What follows belongs to an exercise in optimizing a design on an open flow for small area; a production flow would make more cautious choices.
Only simulation tests tie the RTL to the original design; equivalence was not proved.
The series may have gaps, and a smaller design here may also do less where the tests do not look.
Power figures rest on the tool's default switching activity, not on a simulated workload.

## design.v

```verilog
`timescale 1ns / 1ps
module elevator #(
    parameter COUNT_20S = 500,
    parameter COUNT_1S  = 100
)(
    input  logic        direction,
    input  logic [2:0]  req_floor,
    input  logic        clk,
    input  logic        reset,
    input  logic        emergency,
    input  logic        valid_in,
    output logic [6:0]  cathode,
    output logic [7:0]  anode,
    output logic r,
    output logic g,
    output logic b
);
logic enable_20s, enable_1s;
logic [2:0] floor_to_go;
logic [30:0] counter;
logic [30:0] counter_1;
logic counting, counting_1;
logic [7:0] call_up;
logic [7:0] call_down;
logic [7:0] calls;
logic floor_increment, floor_decrement;
logic nearest_floor_enable;
logic [2:0] current_floor;
logic one_up_req_completed, one_down_req_completed;
logic [2:0] nearest_floor;
logic [2:0] max_req, min_req;
logic up, down;
always_ff @(posedge clk or posedge reset) begin
    if (reset)
        call_up <= 8'b0;
    else if (valid_in && direction && (current_floor < req_floor))
        call_up[req_floor] <= 1'b1;
    else if (one_up_req_completed)
        call_up[current_floor] <= 1'b0;
end
always_ff @(posedge clk or posedge reset) begin
    if (reset)
        call_down <= 8'b0;
    else if (valid_in && !direction && (current_floor > req_floor))
        call_down[req_floor] <= 1'b1;
    else if (one_down_req_completed)
        call_down[current_floor] <= 1'b0;
end
always_ff @(posedge clk or posedge reset) begin
    if (reset)
        calls <= 8'b0;
    else if (valid_in)
        calls[req_floor] <= 1'b1;
    else if (one_up_req_completed || one_down_req_completed)
        calls[current_floor] <= 1'b0;
end
always_ff @(posedge clk or posedge reset) begin
    if (reset)
        current_floor <= 3'd0;
    else if (floor_increment && enable_1s)
        current_floor <= current_floor + 1;
    else if (floor_decrement && enable_1s)
        current_floor <= current_floor - 1;
end
always_ff @(posedge clk or posedge reset) begin
    if (reset)
        floor_to_go <= 3'd0;
    else if (nearest_floor_enable)
        floor_to_go <= nearest_floor;
end
always_comb begin
    max_req = 0;
    min_req = 7;
    nearest_floor = current_floor;
    up = 0;
    down = 0;
    if (call_up[7]) max_req = 7;
    else if (call_up[6]) max_req = 6;
    else if (call_up[5]) max_req = 5;
    else if (call_up[4]) max_req = 4;
    else if (call_up[3]) max_req = 3;
    else if (call_up[2]) max_req = 2;
    else if (call_up[1]) max_req = 1;
    else if (call_up[0]) max_req = 0;
    if (call_down[0]) min_req = 0;
    else if (call_down[1]) min_req = 1;
    else if (call_down[2]) min_req = 2;
    else if (call_down[3]) min_req = 3;
    else if (call_down[4]) min_req = 4;
    else if (call_down[5]) min_req = 5;
    else if (call_down[6]) min_req = 6;
    else if (call_down[7]) min_req = 7;
    if (max_req > current_floor)
        up = 1;
    else if (min_req < current_floor)
        down = 1;
    if (up) begin
        if (current_floor <= 6 && call_up[current_floor + 3'd1]) nearest_floor = current_floor + 3'd1;
        else if (current_floor <= 5 && call_up[current_floor + 3'd2]) nearest_floor = current_floor + 3'd2;
        else if (current_floor <= 4 && call_up[current_floor + 3'd3]) nearest_floor = current_floor + 3'd3;
        else if (current_floor <= 3 && call_up[current_floor + 3'd4]) nearest_floor = current_floor + 3'd4;
        else if (current_floor <= 2 && call_up[current_floor + 3'd5]) nearest_floor = current_floor + 3'd5;
        else if (current_floor <= 1 && call_up[current_floor + 3'd6]) nearest_floor = current_floor + 3'd6;
        else if (current_floor == 0 && call_up[current_floor + 3'd7]) nearest_floor = current_floor + 3'd7;
    end else if (down) begin
        if (current_floor >= 1 && call_down[current_floor - 3'd1]) nearest_floor = current_floor - 3'd1;
        else if (current_floor >= 2 && call_down[current_floor - 3'd2]) nearest_floor = current_floor - 3'd2;
        else if (current_floor >= 3 && call_down[current_floor - 3'd3]) nearest_floor = current_floor - 3'd3;
        else if (current_floor >= 4 && call_down[current_floor - 3'd4]) nearest_floor = current_floor - 3'd4;
        else if (current_floor >= 5 && call_down[current_floor - 3'd5]) nearest_floor = current_floor - 3'd5;
        else if (current_floor >= 6 && call_down[current_floor - 3'd6]) nearest_floor = current_floor - 3'd6;
        else if (current_floor == 7 && call_down[current_floor - 3'd7]) nearest_floor = current_floor - 3'd7;
    end else begin
        if (calls[0]) nearest_floor = 0;
        else if (calls[1]) nearest_floor = 1;
        else if (calls[2]) nearest_floor = 2;
        else if (calls[3]) nearest_floor = 3;
        else if (calls[4]) nearest_floor = 4;
        else if (calls[5]) nearest_floor = 5;
        else if (calls[6]) nearest_floor = 6;
        else if (calls[7]) nearest_floor = 7;
        if (nearest_floor > current_floor)
            up = 1;
        else if (nearest_floor < current_floor)
            down = 1;
    end
end
typedef enum logic [2:0] {
    RESET,
    IDLE,
    MOVING_UP,
    MOVING_DOWN,
    DOOR_OPEN,
    DOOR_CLOSE,
    EMERGENCY
} state_t;
state_t current_state, next_state;
always_ff @(posedge clk or posedge reset) begin
    if (reset)
        current_state <= RESET;
    else
        current_state <= next_state;
end
always_comb begin
    next_state = current_state;
    floor_increment = 0;
    floor_decrement = 0;
    nearest_floor_enable = 0;
    one_up_req_completed = 0;
    one_down_req_completed = 0;
    r = 0;
    g = 0;
    b = 0;
    if (reset) begin
        floor_increment = 0;
        floor_decrement = 0;
        nearest_floor_enable = 0;
        one_up_req_completed = 0;
        one_down_req_completed = 0;
        r = 0;
        g = 0;
        b = 0;
    end
    case (current_state)
        RESET: begin
            next_state = IDLE;
        end
        IDLE: begin
            nearest_floor_enable = 1;
            g = 1;
            if (emergency) begin
                next_state = EMERGENCY;
                g = 0;
            end else if (current_floor < floor_to_go) begin
                next_state = MOVING_UP;
                g = 0;
            end else if (current_floor > floor_to_go) begin
                next_state = MOVING_DOWN;
                g = 0;
            end
        end
        MOVING_UP: begin
            b = 1;
            if (emergency) begin
                next_state = EMERGENCY;
                b = 0;
            end else if (!(current_floor == floor_to_go || call_up[current_floor])) begin
                floor_increment = 1;
                b = 1;
            end else begin
                one_up_req_completed = 1;
                b = 0;
                next_state = DOOR_OPEN;
            end
        end
        MOVING_DOWN: begin
            r = 1;
            g = 1;
            if (emergency) begin
                next_state = EMERGENCY;
                r = 0;
                g = 0;
            end else if (!(current_floor == floor_to_go ||  call_down[current_floor])) begin
                floor_decrement = 1;
                r = 1;
                g = 1;
            end else begin
                one_down_req_completed = 1;
                next_state = DOOR_OPEN;
                r = 0;
                g = 0;
            end
        end
        DOOR_OPEN: begin
            g = 1;
            b = 1;
            if (emergency) begin
                next_state = EMERGENCY;
                g = 0;
                b = 0;
            end else if (enable_1s) begin
                next_state = DOOR_CLOSE;
                g = 0;
                b = 0;
            end
        end
        DOOR_CLOSE: begin
            r = 1;
            b = 1;
            nearest_floor_enable = 1;
            if (emergency) begin
                next_state = EMERGENCY;
                r = 0;
                b = 0;
            end else if (enable_20s) begin
                next_state = IDLE;
                r = 0;
                b = 0;
            end
        end
        EMERGENCY: begin
            r = 1;
            if (!emergency) begin
                r = 0;
                next_state = IDLE;
            end
        end
    endcase
end
always_ff @(posedge clk or posedge reset) begin
    if (reset) begin
        counter <= 0;
        enable_20s <= 0;
        counting <= 0;
    end else begin
        if (current_state == DOOR_CLOSE)
            counting <= 1;
        else begin
            counting <= 0;
            counter <= 0;
        end
        if (counting) begin
            if (counter == COUNT_20S - 1) begin
                enable_20s <= 1;
                counter <= 0;
            end else begin
                counter <= counter + 1;
                enable_20s <= 0;
            end
        end else
            enable_20s <= 0;
    end
end
always_ff @(posedge clk or posedge reset) begin
    if (reset) begin
        counter_1 <= 0;
        enable_1s <= 0;
        counting_1 <= 0;
    end else begin
        if (current_state == MOVING_UP || current_state == MOVING_DOWN || current_state == DOOR_OPEN)
            counting_1 <= 1;
        else begin
            counting_1 <= 0;
            counter_1 <= 0;
        end
        if (counting_1) begin
            if (counter_1 == COUNT_1S - 1) begin
                enable_1s <= 1;
                counter_1 <= 0;
                counting_1 <= 0;
            end else begin
                counter_1 <= counter_1 + 1;
                enable_1s <= 0;
            end
        end else
            enable_1s <= 0;
    end
end
always_comb begin
    case (current_floor)
        3'b000 : anode = 8'b11111110;
        3'b001 : anode = 8'b11111101;
        3'b010 : anode = 8'b11111011;
        3'b011 : anode = 8'b11110111;
        3'b100 : anode = 8'b11101111;
        3'b101 : anode = 8'b11011111;
        3'b110 : anode = 8'b10111111;
        3'b111 : anode = 8'b01111111;
    endcase
end
always_comb begin
    case (current_floor)
        3'b000 : cathode = 7'b0000001;
        3'b001 : cathode = 7'b1001111;
        3'b010 : cathode = 7'b0010010;
        3'b011 : cathode = 7'b0000110;
        3'b100 : cathode = 7'b1001100;
        3'b101 : cathode = 7'b0100100;
        3'b110 : cathode = 7'b0100000;
        3'b111 : cathode = 7'b0001111;
    endcase
end
endmodule
```

## run.sh

```bash
#!/bin/bash
# synth_recipe.tcl (not shown) runs the flow's synth.tcl, then flattens the netlist and writes it again
# the make line also repeats each setting of config.mk as NAME=value (left out here)
make -C /OpenROAD-flow-scripts/flow DESIGN_CONFIG=/design/flow/config.mk WORK_HOME=/design/flow/orfs CLKGATE_MAP_FILE= SYNTH_SCRIPT=/design/flow/synth_recipe.tcl finish
```

## config.mk

```make
export PLATFORM = sky130hd
export DESIGN_NAME = elevator
export DESIGN_NICKNAME = elevator
export VERILOG_FILES = /design/flow/design.v
export SDC_FILE = /design/flow/constraint.sdc
export NUM_CORES = 4
export LEC_CHECK = 0
export CAP_MARGIN = 20
export CORE_MARGIN = 2
export CORE_UTILIZATION = 40
export SLEW_MARGIN = 20
```

## constraint.sdc

```tcl
create_clock -name core_clock -period 10.0 [get_ports {clk}]
set_input_delay 2.0000 -clock core_clock [delete_from_list [all_inputs] [get_ports {clk}]]
set_output_delay 2.0000 -clock core_clock [all_outputs]
set_load 0.01 [all_outputs]
```

==> parameters.txt, run 1 <==
Parameter                              Value

Status
  Run status ... timing/DRC/antenna clean

STA
  Final worst path period share ... 0.591
  Transition time of the tightest slew-check pin ... approximately 1.1 ns
  Peak Freq ... 169 MHz
  Least setup slack across all paths after layout ... 4.09 ns
  Final Max Slew Viols ... 0
  Final worst path period need ... 5.91 ns
  Skew final ... about 0.013 ns

Clock tree
  TritonCTS clock tree ... yes
  Cell at the root of the clock tree ... clkbuf_16
  Post-cts sizing count ... 0
  Hold-fix buffers at CTS ... 0
  Number of CTS-inserted buffers ... 9
  Clock insertion delay at the later pin of the skew report ... 0.36 ns
  Setup bufs post-CTS ... 0

Route
  Met3 layer wire length in the routed design ... 905 microns
  Number of DRC violations after detailed routing ... 0
  Top routing layer in use ... met4
  Routed length on met2 ... 9.09 mm
  Total via count after detailed routing ... 6,701
  Met1 wire length ... 9.36 mm
  Total iterations of the first detailed-routing run ... 5
  Via-to-Cell Ratio ... 6.06
  Iteration-0 DRC Markers ... 626

Final layout
  Area growth from synthesis to final layout ... 9.79%
  Cell type taking the most area ... multi-input gates
  Leading cell types in the layout, fill and taps excluded ... dfrtp_1 (99), nand2_1 (97), o21ai_0 (87)
  Layout non-clock buf frac ... 0.0403
  Inverters, non-clock ... 32
  Number of fill cells in the layout ... about 1,800
  Fraction of area in multi-input gates ... 0.565
  Post-layout nets ... between 900 and 1,000
  Leading cell type in the layout, fill and taps excluded ... dfrtp_1
  N_diodes ... 0
  Count of multi-input combinational gates ... ~690
  Sequential share of cell area ... 0.307

Logic synthesis
  Synth area leaders ... dfrtp_1 (34%), o21ai_0 (5.9%), mux4_2 (5.5%), ha_1 (5.3%), nand2_1 (5.0%)
  Synthesized-area fraction occupied by xor and xnor cells ... 0.0167
  Number of enable flip-flop cells after synthesis ... 0
  Syn. warnings ... 1
  Cell taking the most area after synthesis ... dfrtp_1
  Post-synthesis compound-gate area fraction ... 0.229
  Number of standard cells after synthesis ... about 870
  Fraction of the yosys area taken by sequential cells ... 0.337
  Number of library cell types mapped by synthesis ... 76

Power and ir drop
  Leading power group ... sequential cells
  Psw ... 546 uW
  Sw Ratio ... 0.397
  LEAKAGE ... ~0.0032 uW
  Power consumed by the clock network ... between 300 and 400 uW
  Sequential cell fraction of total power ... 0.379

Global route
  Leftover overflow at the end of global routing ... 0
  Global-route track usage on met1 ... 0.287
  Met3 Track Usage GR ... 0.0292
  Global-route total usage across every layer ... 0.206
  Global routing usage on met2 ... 0.328
  Vias in the first global route ... about 6,400
  Most Crowded Layer GR ... met2

Floorplanning
  Die area ... slightly below 0.02 sq mm
  Num ports ... 26
  Number of rows in the core area ... 49
  Floorplan die height ... about 140 microns
  Taps Inserted ... 229
  Area of the placeable core ... 0.0180 sq mm
  Starting utilization of the core area ... 0.408

Hold path
  Worst hold start ... counter[8]
  Worst hold-check path type ... flip-flop to flip-flop
  Number of cells on the worst hold path ... 1
  End point of the most critical hold path ... counter[8]

Worst setup path
  Worst path max stage delay ... roughly 0.59 ns
  Reg-to-reg startpoint ... current_floor[0]
  Data required time at the worst endpoint ... 8.00 ns
  Worst setup path start ... emergency
  Endpoint arrival time on the critical path ... between 3 and 4 ns
  Chain of cells forming the critical path ... clkdlybuf4s50_1 > nand2b_1 > nor2_1 > and3_1 > nand2b_1 > clkdlybuf4s50_1
  Destination of the worst register-to-register timing path ... floor_to_go[1]
  Worst Setup End Kind ... output pin
  Sort of element at the start of the critical path ... input pin

Place
  Weighted congestion at the end of routability-driven global placement ... 0.924
  Worst-case setup slack after placement ... 4.09 ns
[run 1: per-stage QoR]
step / cell area (sq um) / hold WS [ns] / power (uW) / cells
2_1_floorplan: 7350 / 0.446 / 887 / 872
3_3_place_gp: 7770 / 0.474 / 1020 / 1089
5_1_grt: 8070 / 0.498 / 1470 / 1105
6_report: 8070 / 0.479 / 1380 / 1105
4_1_cts: 8070 / 0.484 / 1380 / 1105
3_5_place_dp: 7770 / 0.472 / 1030 / 1089
[run 1: synth_stat cells (3+ instances only)]
master	count
clkbuf_1	38
mux2i_1	10
o31ai_1	16
nor2b_1	18
nand2b_1	16
nand2_1	97
ha_1	31
and2_1	14
a21oi_1	67
a21o_1	5
o21ai_1	7
or2_2	4
a211oi_1	3
buf_2	4
nand4_1	15
xor2_1	7
mux4_2	18
nand3b_1	3
o21ai_0	87
o21bai_1	4
inv_1	32
xnor2_1	7
or4_1	3
o211ai_1	4
nand3_1	35
o41ai_1	9
a22o_1	9
nor3_1	17
nor2_1	64
nor4_1	27
and3_1	14
mux2_2	6
dfrtp_1	99
a31oi_1	24
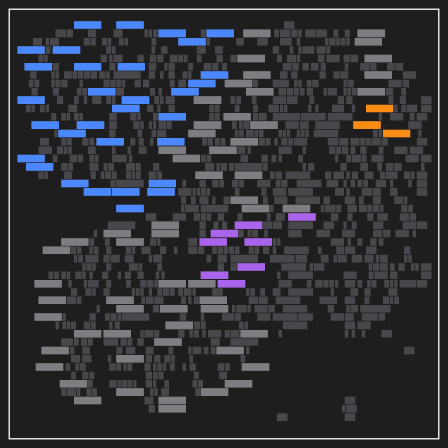
**Above:** run 1 (where the registers sit).
Other sequential cells in the stronger grey, the rest of the logic in the fainter grey.
Key: blue = `counter` [flops 31]; purple = `call_down` [flops 8, where middle]; orange = `floor_to_go` [flops 3]

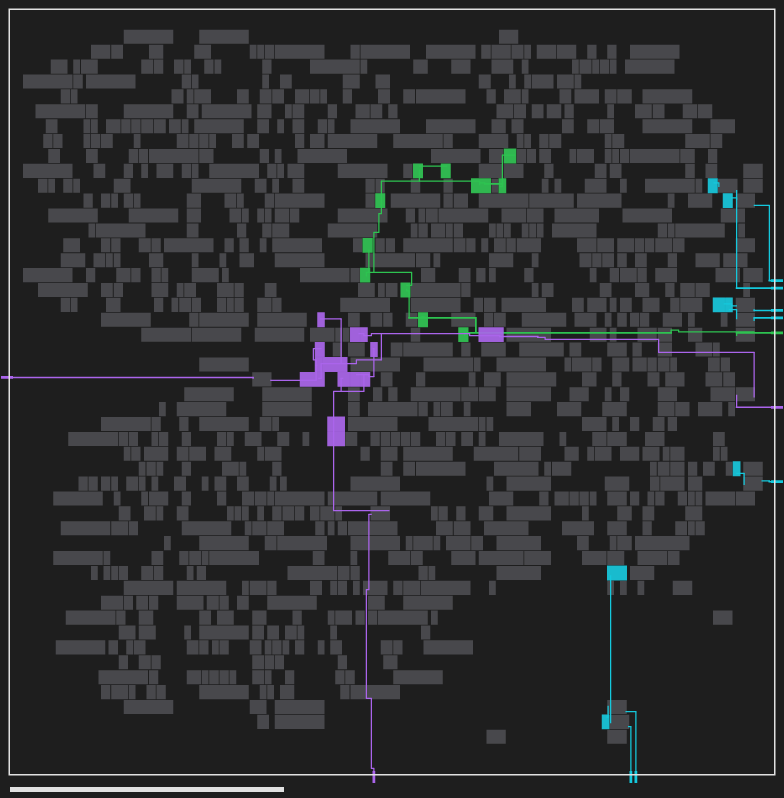
**Above:** run 1 (I/O nets highlighted).
Scale bar: 50 microns.
Key: green = `valid_in` [bits 1, direction input, edge right, end cells 11, buffers 1, wire 156 microns]; purple = `req_floor` [bits 3, direction input, edge 1 right, 1 left, 1 bottom, end cells 14, buffers 3, wire 286 microns]; cyan = `cathode` [bits 7, direction output, edge 5 right, 2 bottom, end cells 7, buffers 7, wire 114 microns]

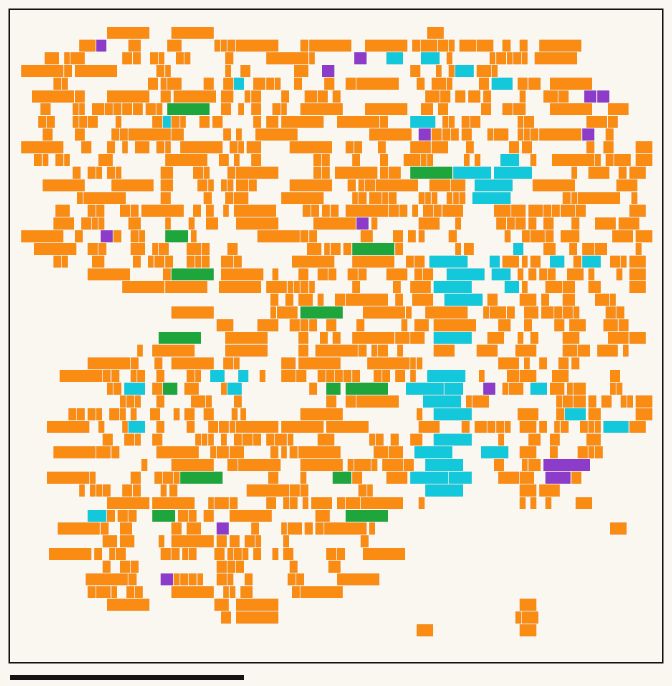
**Above:** run 1 (cells by drive strength).
Scale bar: 50 microns.
Key: cyan = drive 2 [cells 44, share 5.0%, most used mux4_2]; orange = drive 1 or less [cells 804, share 92%, most used dfrtp_1]; green = drive 6 and up [cells 14, share 1.6%, most used clkbuf_16]; purple = drive 3 to 4 [cells 14, share 1.6%, most used buf_4]

**Run 1: ports around the boundary**

Scale bar: 50 microns. Pins as bars across the die edge, other pins in grey.
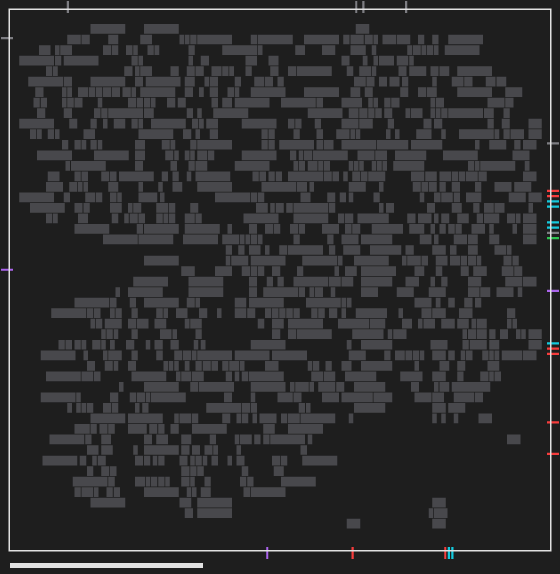

## Run 2: files that changed since run 1, shown whole
==> design.v <==
`timescale 1ns / 1ps
module elevator #(
    parameter COUNT_20S = 500,
    parameter COUNT_1S  = 100
)(
    input  logic        direction,
    input  logic [2:0]  req_floor,
    input  logic        clk,
    input  logic        reset,
    input  logic        emergency,
    input  logic        valid_in,
    output logic [6:0]  cathode,
    output logic [7:0]  anode,
    output logic r,
    output logic g,
    output logic b
);
localparam logic [2:0] RESET       = 3'd0;
localparam logic [2:0] IDLE        = 3'd1;
localparam logic [2:0] MOVING_UP   = 3'd2;
localparam logic [2:0] MOVING_DOWN = 3'd3;
localparam logic [2:0] DOOR_OPEN   = 3'd4;
localparam logic [2:0] DOOR_CLOSE  = 3'd5;
localparam logic [2:0] EMERGENCY   = 3'd6;
logic [2:0] state, next_state;
logic [2:0] current_floor;
logic [2:0] floor_to_go;
logic [7:1] call_up;      
logic [6:0] call_down;    
logic [7:0] calls;
logic st_reset, st_idle, st_mu, st_md, st_do, st_dc, st_em;
assign st_reset = (state == RESET);
assign st_idle  = (state == IDLE);
assign st_mu    = (state == MOVING_UP);
assign st_md    = (state == MOVING_DOWN);
assign st_do    = (state == DOOR_OPEN);
assign st_dc    = (state == DOOR_CLOSE);
assign st_em    = (state == EMERGENCY);
logic [8:0] tmr;
logic       tmr_s1, tmr_dc, en_1s, en_20s, tmr_wrap;
assign tmr_s1 = st_mu | st_md | st_do;
assign tmr_dc = st_dc;
assign en_1s  = ~tmr[8] & ~tmr[5] & ~tmr[2] & tmr[1] & ~tmr[0];
assign en_20s = (tmr == 9'b100001111);
assign tmr_wrap = tmr_s1 & en_1s;
always_ff @(posedge clk) begin
    if (!(tmr_s1 | tmr_dc))
        tmr <= 9'd0;
    else if (tmr_wrap)
        tmr <= 9'd1;
    else
        tmr <= {tmr[7:0], ~(tmr[8] ^ tmr[4])};
end
logic [7:0] cf_dec, req_dec, above, below;
always_comb begin
    for (int i = 0; i < 8; i++) begin
        cf_dec[i]  = (current_floor == i[2:0]);
        req_dec[i] = (req_floor == i[2:0]);
        above[i]   = (i[2:0] > current_floor);
        below[i]   = (i[2:0] < current_floor);
    end
end
logic at_target, stop_up, stop_down;
assign at_target = (current_floor == floor_to_go);
assign stop_up   = at_target | (|({call_up, 1'b0} & cf_dec));
assign stop_down = at_target | (|({1'b0, call_down} & cf_dec));
logic one_up_done, one_down_done;
assign one_up_done   = st_mu & ~emergency & stop_up;
assign one_down_done = st_md & ~emergency & stop_down;
logic set_up, set_down;
assign set_up   = valid_in &  direction & (current_floor < req_floor);
assign set_down = valid_in & ~direction & (current_floor > req_floor);
always_ff @(posedge clk or posedge reset) begin
    if (reset)
        call_up <= 7'b0;
    else if (set_up)
        call_up <= call_up | req_dec[7:1];
    else if (one_up_done)
        call_up <= call_up & ~cf_dec[7:1];
end
always_ff @(posedge clk or posedge reset) begin
    if (reset)
        call_down <= 7'b0;
    else if (set_down)
        call_down <= call_down | req_dec[6:0];
    else if (one_down_done)
        call_down <= call_down & ~cf_dec[6:0];
end
always_ff @(posedge clk or posedge reset) begin
    if (reset)
        calls <= 8'b0;
    else if (valid_in)
        calls <= calls | req_dec;
    else if (one_up_done | one_down_done)
        calls <= calls & ~cf_dec;
end
logic [7:0] up_vec, down_vec, sel_vec;
logic       up, down;
logic [2:0] idx, nearest_floor;
assign up_vec   = {call_up, 1'b0} & above;
assign down_vec = {1'b0, call_down} & below;
assign up   = |up_vec;
assign down = ~up & (|down_vec);
always_comb begin
    if (up)
        sel_vec = up_vec;
    else if (down)
        sel_vec = {down_vec[0], down_vec[1], down_vec[2], down_vec[3],
                   down_vec[4], down_vec[5], down_vec[6], down_vec[7]};
    else
        sel_vec = calls;
    idx = 3'd0;
    for (int i = 7; i >= 0; i--)
        if (sel_vec[i]) idx = i[2:0];
    if (down)
        nearest_floor = ~idx;
    else if (up | (|calls))
        nearest_floor = idx;
    else
        nearest_floor = current_floor;
end
always_ff @(posedge clk or posedge reset) begin
    if (reset)
        floor_to_go <= 3'd0;
    else if (st_idle | st_dc)
        floor_to_go <= nearest_floor;
end
always_ff @(posedge clk or posedge reset) begin
    if (reset)
        current_floor <= 3'd0;
    else if (en_1s & st_mu & ~emergency & ~stop_up)
        current_floor <= current_floor + 3'd1;
    else if (en_1s & st_md & ~emergency & ~stop_down)
        current_floor <= current_floor - 3'd1;
end
always_ff @(posedge clk or posedge reset) begin
    if (reset)
        state <= RESET;
    else
        state <= next_state;
end
always_comb begin
    next_state = state;
    r = 1'b0;
    g = 1'b0;
    b = 1'b0;
    case (state)
        RESET: next_state = IDLE;
        IDLE: begin
            if (emergency)                         next_state = EMERGENCY;
            else if (current_floor < floor_to_go)  next_state = MOVING_UP;
            else if (current_floor > floor_to_go)  next_state = MOVING_DOWN;
            else                                   g = 1'b1;
        end
        MOVING_UP: begin
            if (emergency)     next_state = EMERGENCY;
            else if (stop_up)  next_state = DOOR_OPEN;
            else               b = 1'b1;
        end
        MOVING_DOWN: begin
            if (emergency)       next_state = EMERGENCY;
            else if (stop_down)  next_state = DOOR_OPEN;
            else begin           r = 1'b1; g = 1'b1; end
        end
        DOOR_OPEN: begin
            if (emergency)   next_state = EMERGENCY;
            else if (en_1s)  next_state = DOOR_CLOSE;
            else begin       g = 1'b1; b = 1'b1; end
        end
        DOOR_CLOSE: begin
            if (emergency)    next_state = EMERGENCY;
            else if (en_20s)  next_state = IDLE;
            else begin        r = 1'b1; b = 1'b1; end
        end
        EMERGENCY: begin
            if (emergency)  r = 1'b1;
            else            next_state = IDLE;
        end
        default: ;
    endcase
end
assign anode = ~cf_dec;
always_comb begin
    case (current_floor)
        3'b000 : cathode = 7'b0000001;
        3'b001 : cathode = 7'b1001111;
        3'b010 : cathode = 7'b0010010;
        3'b011 : cathode = 7'b0000110;
        3'b100 : cathode = 7'b1001100;
        3'b101 : cathode = 7'b0100100;
        3'b110 : cathode = 7'b0100000;
        3'b111 : cathode = 7'b0001111;
    endcase
end
endmodule
==> config.mk <==
export PLATFORM = sky130hd
export DESIGN_NAME = elevator
export DESIGN_NICKNAME = elevator
export VERILOG_FILES = /design/flow/design.v
export SDC_FILE = /design/flow/constraint.sdc
export NUM_CORES = 4
export LEC_CHECK = 0
export ABC_AREA = 1
export CAP_MARGIN = 20
export CORE_MARGIN = 2
export CORE_UTILIZATION = 40
export SLEW_MARGIN = 20
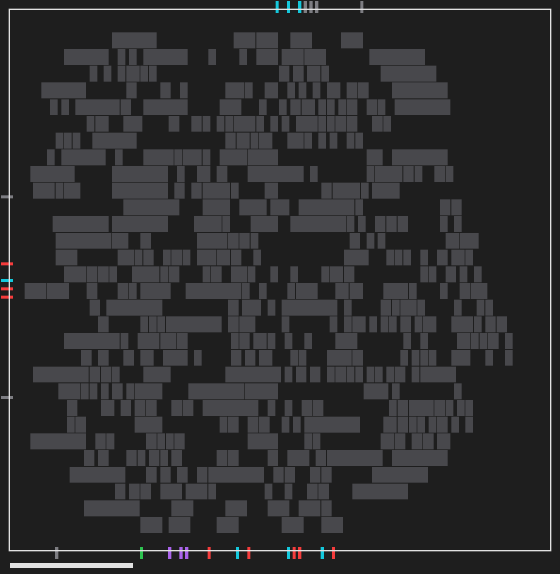
**Above:** run 2 (ports around the boundary).
Scale bar: 20 microns. Pins as bars across the die edge, other pins in grey.
Key: purple = `req_floor` [pins 3, direction input, edge bottom]; green = `valid_in` [pins 1, direction input, edge bottom]; cyan = `cathode` [pins 7, direction output, edge 3 bottom, 3 top, 1 left]; red = `anode` [pins 8, direction output, edge 5 bottom, 3 left]
All pins by edge: 13 bottom, 7 top, 6 left.

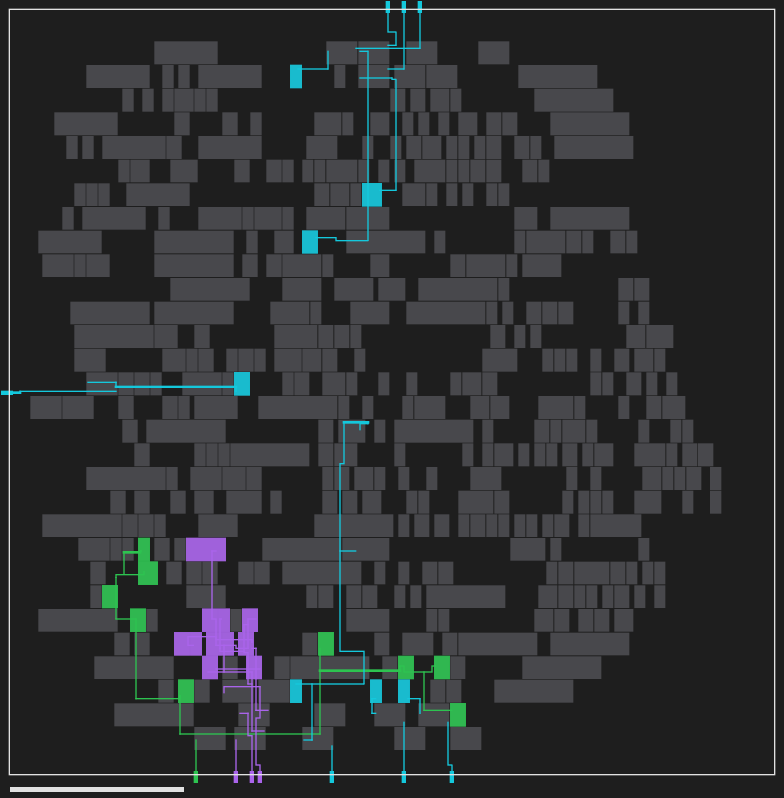
**Above:** run 2 (I/O nets highlighted).
Scale bar: 20 microns.
Key: purple = `req_floor` [bits 3, direction input, edge bottom, end cells 11, buffers 3, wire 102 microns]; cyan = `cathode` [bits 7, direction output, edge 3 bottom, 3 top, 1 left, end cells 7, buffers 7, wire 184 microns]; green = `valid_in` [bits 1, direction input, edge bottom, end cells 9, buffers 1, wire 87.1 microns]

==> parameters.txt, run 2 <==
Parameter                              Value

Hold path
  Worst hold-check path type ... flip-flop to flip-flop
  End point of the most critical hold path ... tmr[7]
  Worst hold start ... tmr[6]
  Number of cells on the worst hold path ... 2

Global route
  Global-route track usage on met1 ... 0.315
  Global-route wire length before repair ... 12.5 mm
  Global routing usage on met2 ... 0.320
  Met3 Track Usage GR ... 0.0226
  Vias in the first global route ... 2,493
  Most Crowded Layer GR ... met2
  Leftover overflow at the end of global routing ... 0
  Pin count of the biggest net entering global routing ... 32
  Global-route total usage across every layer ... 0.210

Route
  Total via count after detailed routing ... 2,700
  Met1 wire length ... 3.83 mm
  Total iterations of the first detailed-routing run ... 5
  Iteration-0 DRC Markers ... 232
  Met3 layer wire length in the routed design ... 269 microns
  Top routing layer in use ... met4
  Number of DRC violations after detailed routing ... 0
  Routed length on met2 ... 3.38 mm
  Via-to-Cell Ratio ... 5.21

STA
  Least setup slack across all paths after layout ... 4.33 ns
  Final worst path period share ... 0.567
  Skew final ... 0.00383 ns
  Smallest hold slack ... 0.431 ns
  Slew headroom ... 0.497
  Final worst path period need ... 5.67 ns
  Final Max Slew Viols ... 0
  Transition time of the tightest slew-check pin ... 0.754 ns
  Peak Freq ... 176 MHz

Logic synthesis
  Number of standard cells after synthesis ... 395
  Library cell with the highest instance count after synthesis ... nand2_1
  Cell taking the most area after synthesis ... dfrtp_1
  Mapped Avg Cell Area ... 7.13 sq um
  Number of enable flip-flop cells after synthesis ... 0
  Fraction of the yosys area taken by sequential cells ... 0.340
  Number of library cell types mapped by synthesis ... 38
  Synth area leaders ... dfrtp_1 (28%), nand2_1 (9.3%), inv_1 (8.0%), dfxtp_1 (6.4%), o21ai_0 (5.9%)
  Count of state elements after synthesis ... 40
  Syn. warnings ... 1
  Top cell types by occurrence after synthesis ... nand2_1 (70), inv_1 (60), o21ai_0 (33), a21oi_1 (32), dfrtp_1 (31)
  Synthesized Nets ... 416

Power and ir drop
  LEAKAGE ... 0.00150 uW
  Power consumed by the clock network ... between 100 and 150 uW
  Leading power group ... sequential cells
  Sw Ratio ... 0.345
  Psw ... 148 uW
  Sequential cell fraction of total power ... 0.464
  Tot Pwr ... roughly 430 uW

Final layout
  Leading cell types in the layout, fill and taps excluded ... nand2_1 (70), inv_1 (60), o21ai_0 (33)
  Number of fill cells in the layout ... 698
  Summed area of non-filler cells in the final layout ... 0.00325 sq mm
  Non-filler instance count after layout ... 518
  Post-layout nets ... between 400 and 500
  Reg area ... around 960 sq um
  Area growth from synthesis to final layout ... 15.4%
  Leading cell type in the layout, fill and taps excluded ... nand2_1
  N_diodes ... 0

Worst setup path
  Reg-to-reg startpoint ... current_floor[0]
  Worst path max stage delay ... 0.57 ns
  Worst path slowest cell ... clkdlybuf4s50_1
  Data required time at the worst endpoint ... 8.00 ns
  Worst Setup End Kind ... output pin
  Endpoint arrival time on the critical path ... between 3 and 4 ns
  Sort of element at the start of the critical path ... input pin
  Destination of the worst register-to-register timing path ... calls[7]
  Worst setup path start ... emergency
  Endpoint of the most critical setup path ... b
  Chain of cells forming the critical path ... clkdlybuf4s50_1 > nor4_1 > inv_1 > nand3_1 > clkdlybuf4s50_1

Clock tree
  Clock insertion delay at the later pin of the skew report ... 0.30 ns
  TritonCTS clock tree ... yes
  Hold-fix buffers at CTS ... 0
  Post-cts sizing count ... 0
  Number of CTS-inserted buffers ... 5
  Setup bufs post-CTS ... 0
  Cell at the root of the clock tree ... clkbuf_8
  CTS Buffer Depth ... 2

Place
  Weighted congestion at the end of routability-driven global placement ... 0.890
  Dpl cells ... between 500 and 600
  DP Area ... approximately 0.0031 sq mm
  Worst-case setup slack after placement ... 4.34 ns

Floorplanning
  Area of the placeable core ... 0.00679 sq mm
  Num ports ... 26
  Die area ... 0.00772 sq mm
  Floorplan die height ... 87.9 microns
  Starting utilization of the core area ... 0.414
  Number of rows in the core area ... 30

Status
  Run status ... timing/DRC/antenna clean
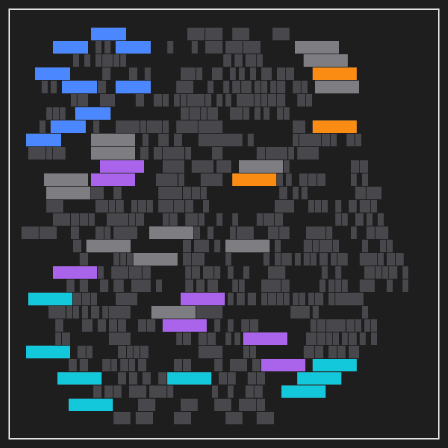
**Above:** run 2 (where the registers sit).
Other sequential cells in the stronger grey, the rest of the logic in the fainter grey.
Key: cyan = `calls` [flops 8]; blue = `tmr` [flops 9, where top left]; purple = `call_down` [flops 7]; orange = `floor_to_go` [flops 3]
Another 13 sequential cells are not coloured.

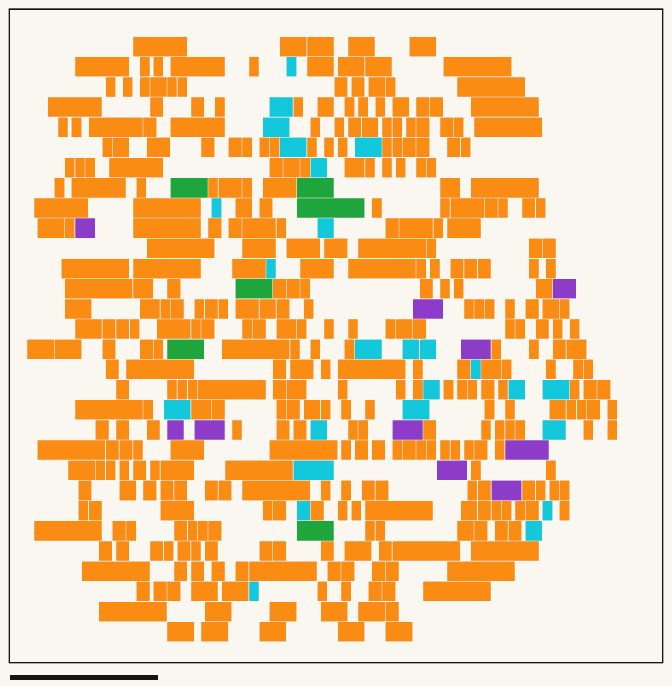
**Above:** run 2 (cells by drive strength).
Scale bar: 20 microns.
Key: cyan = drive 2 [cells 25, share 5.9%, most used inv_2]; purple = drive 3 to 4 [cells 10, share 2.4%, most used nor2_4]; green = drive 6 and up [cells 6, share 1.4%, most used clkbuf_8]; orange = drive 1 or less [cells 381, share 90%, most used nand2_1]

-- run 2: changes by cell type after synthesis, sizes merged, moves of 20 or more --
cell and delta:
clkbuf -36, a21oi -33, nand2 -20, o21ai -52
nor2 -30, a31oi -24, inv +34, dfrtp -68
nor4 -23
-- run 2: area by class of cell --
type / instances / share of cell area
clock buffer: 6 / 0.0289
clock inverter: 2 / 0.00347
tap: 96 / 0.0370
timing repair buffer: 26 / 0.0794
sequential: 40 / 0.294
multi-input combinational: 280 / 0.478
inverter: 68 / 0.0786
-- run 2: cell families (layout without fill, tap and decap cells) --
| logic type | count (synthesis) | in the layout | share of synthesized area |
|---|---|---|---|
| AOI/OAI and AO/OA | 90 | 90 | 0.181 |
| xor gates and xnor gates | 3 | 3 | 0.00934 |
| adders and majority gates | 13 | 13 | 0.0578 |
| buffers and inverters | 75 | 102 | 0.108 |
| DFF | 40 | 40 | 0.340 |
| and+or+nand+nor | 174 | 174 | 0.304 |
-- run 2: worst min-delay path: cells and delay by family, from the launching register on --
family	cells	cell delay, ns
and+or+nand+nor	1	0.03
buffers and inverters	1	0.05
DFF	1	0.32

==> static timing again, ports no longer ideal <==
Ports are ideal in the flow. The routed layouts listed here were re-timed in OpenROAD.
Step 1: set_driving_cell puts a clkbuf_16 on clk and a buf_2 on each other input, an assumption about the parent block.
Step 2 adds t to the input delays and takes it off the output delays; t is the mean of the earliest and latest rising clock arrival at the registers after step 1. Input paths then give back, and output paths get back, about the clock's delay inside the block.
a / b / c = ideal / step 1 / step 2; a / b = the first two.
run | t (ns) | setup slack, ns | worst register clock-pin slew, ns
run 1 | 0.393 | 4.093 / 4.070 / 4.070 | 0.07 / 0.07
run 2 | 0.326 | 4.328 / 4.306 / 4.306 | 0.08 / 0.08
After both steps every run listed still meets setup and hold. For run 1, which loses most, drivers alone change the setup slack by -0.023 ns; drivers and shift together by -0.023 ns.
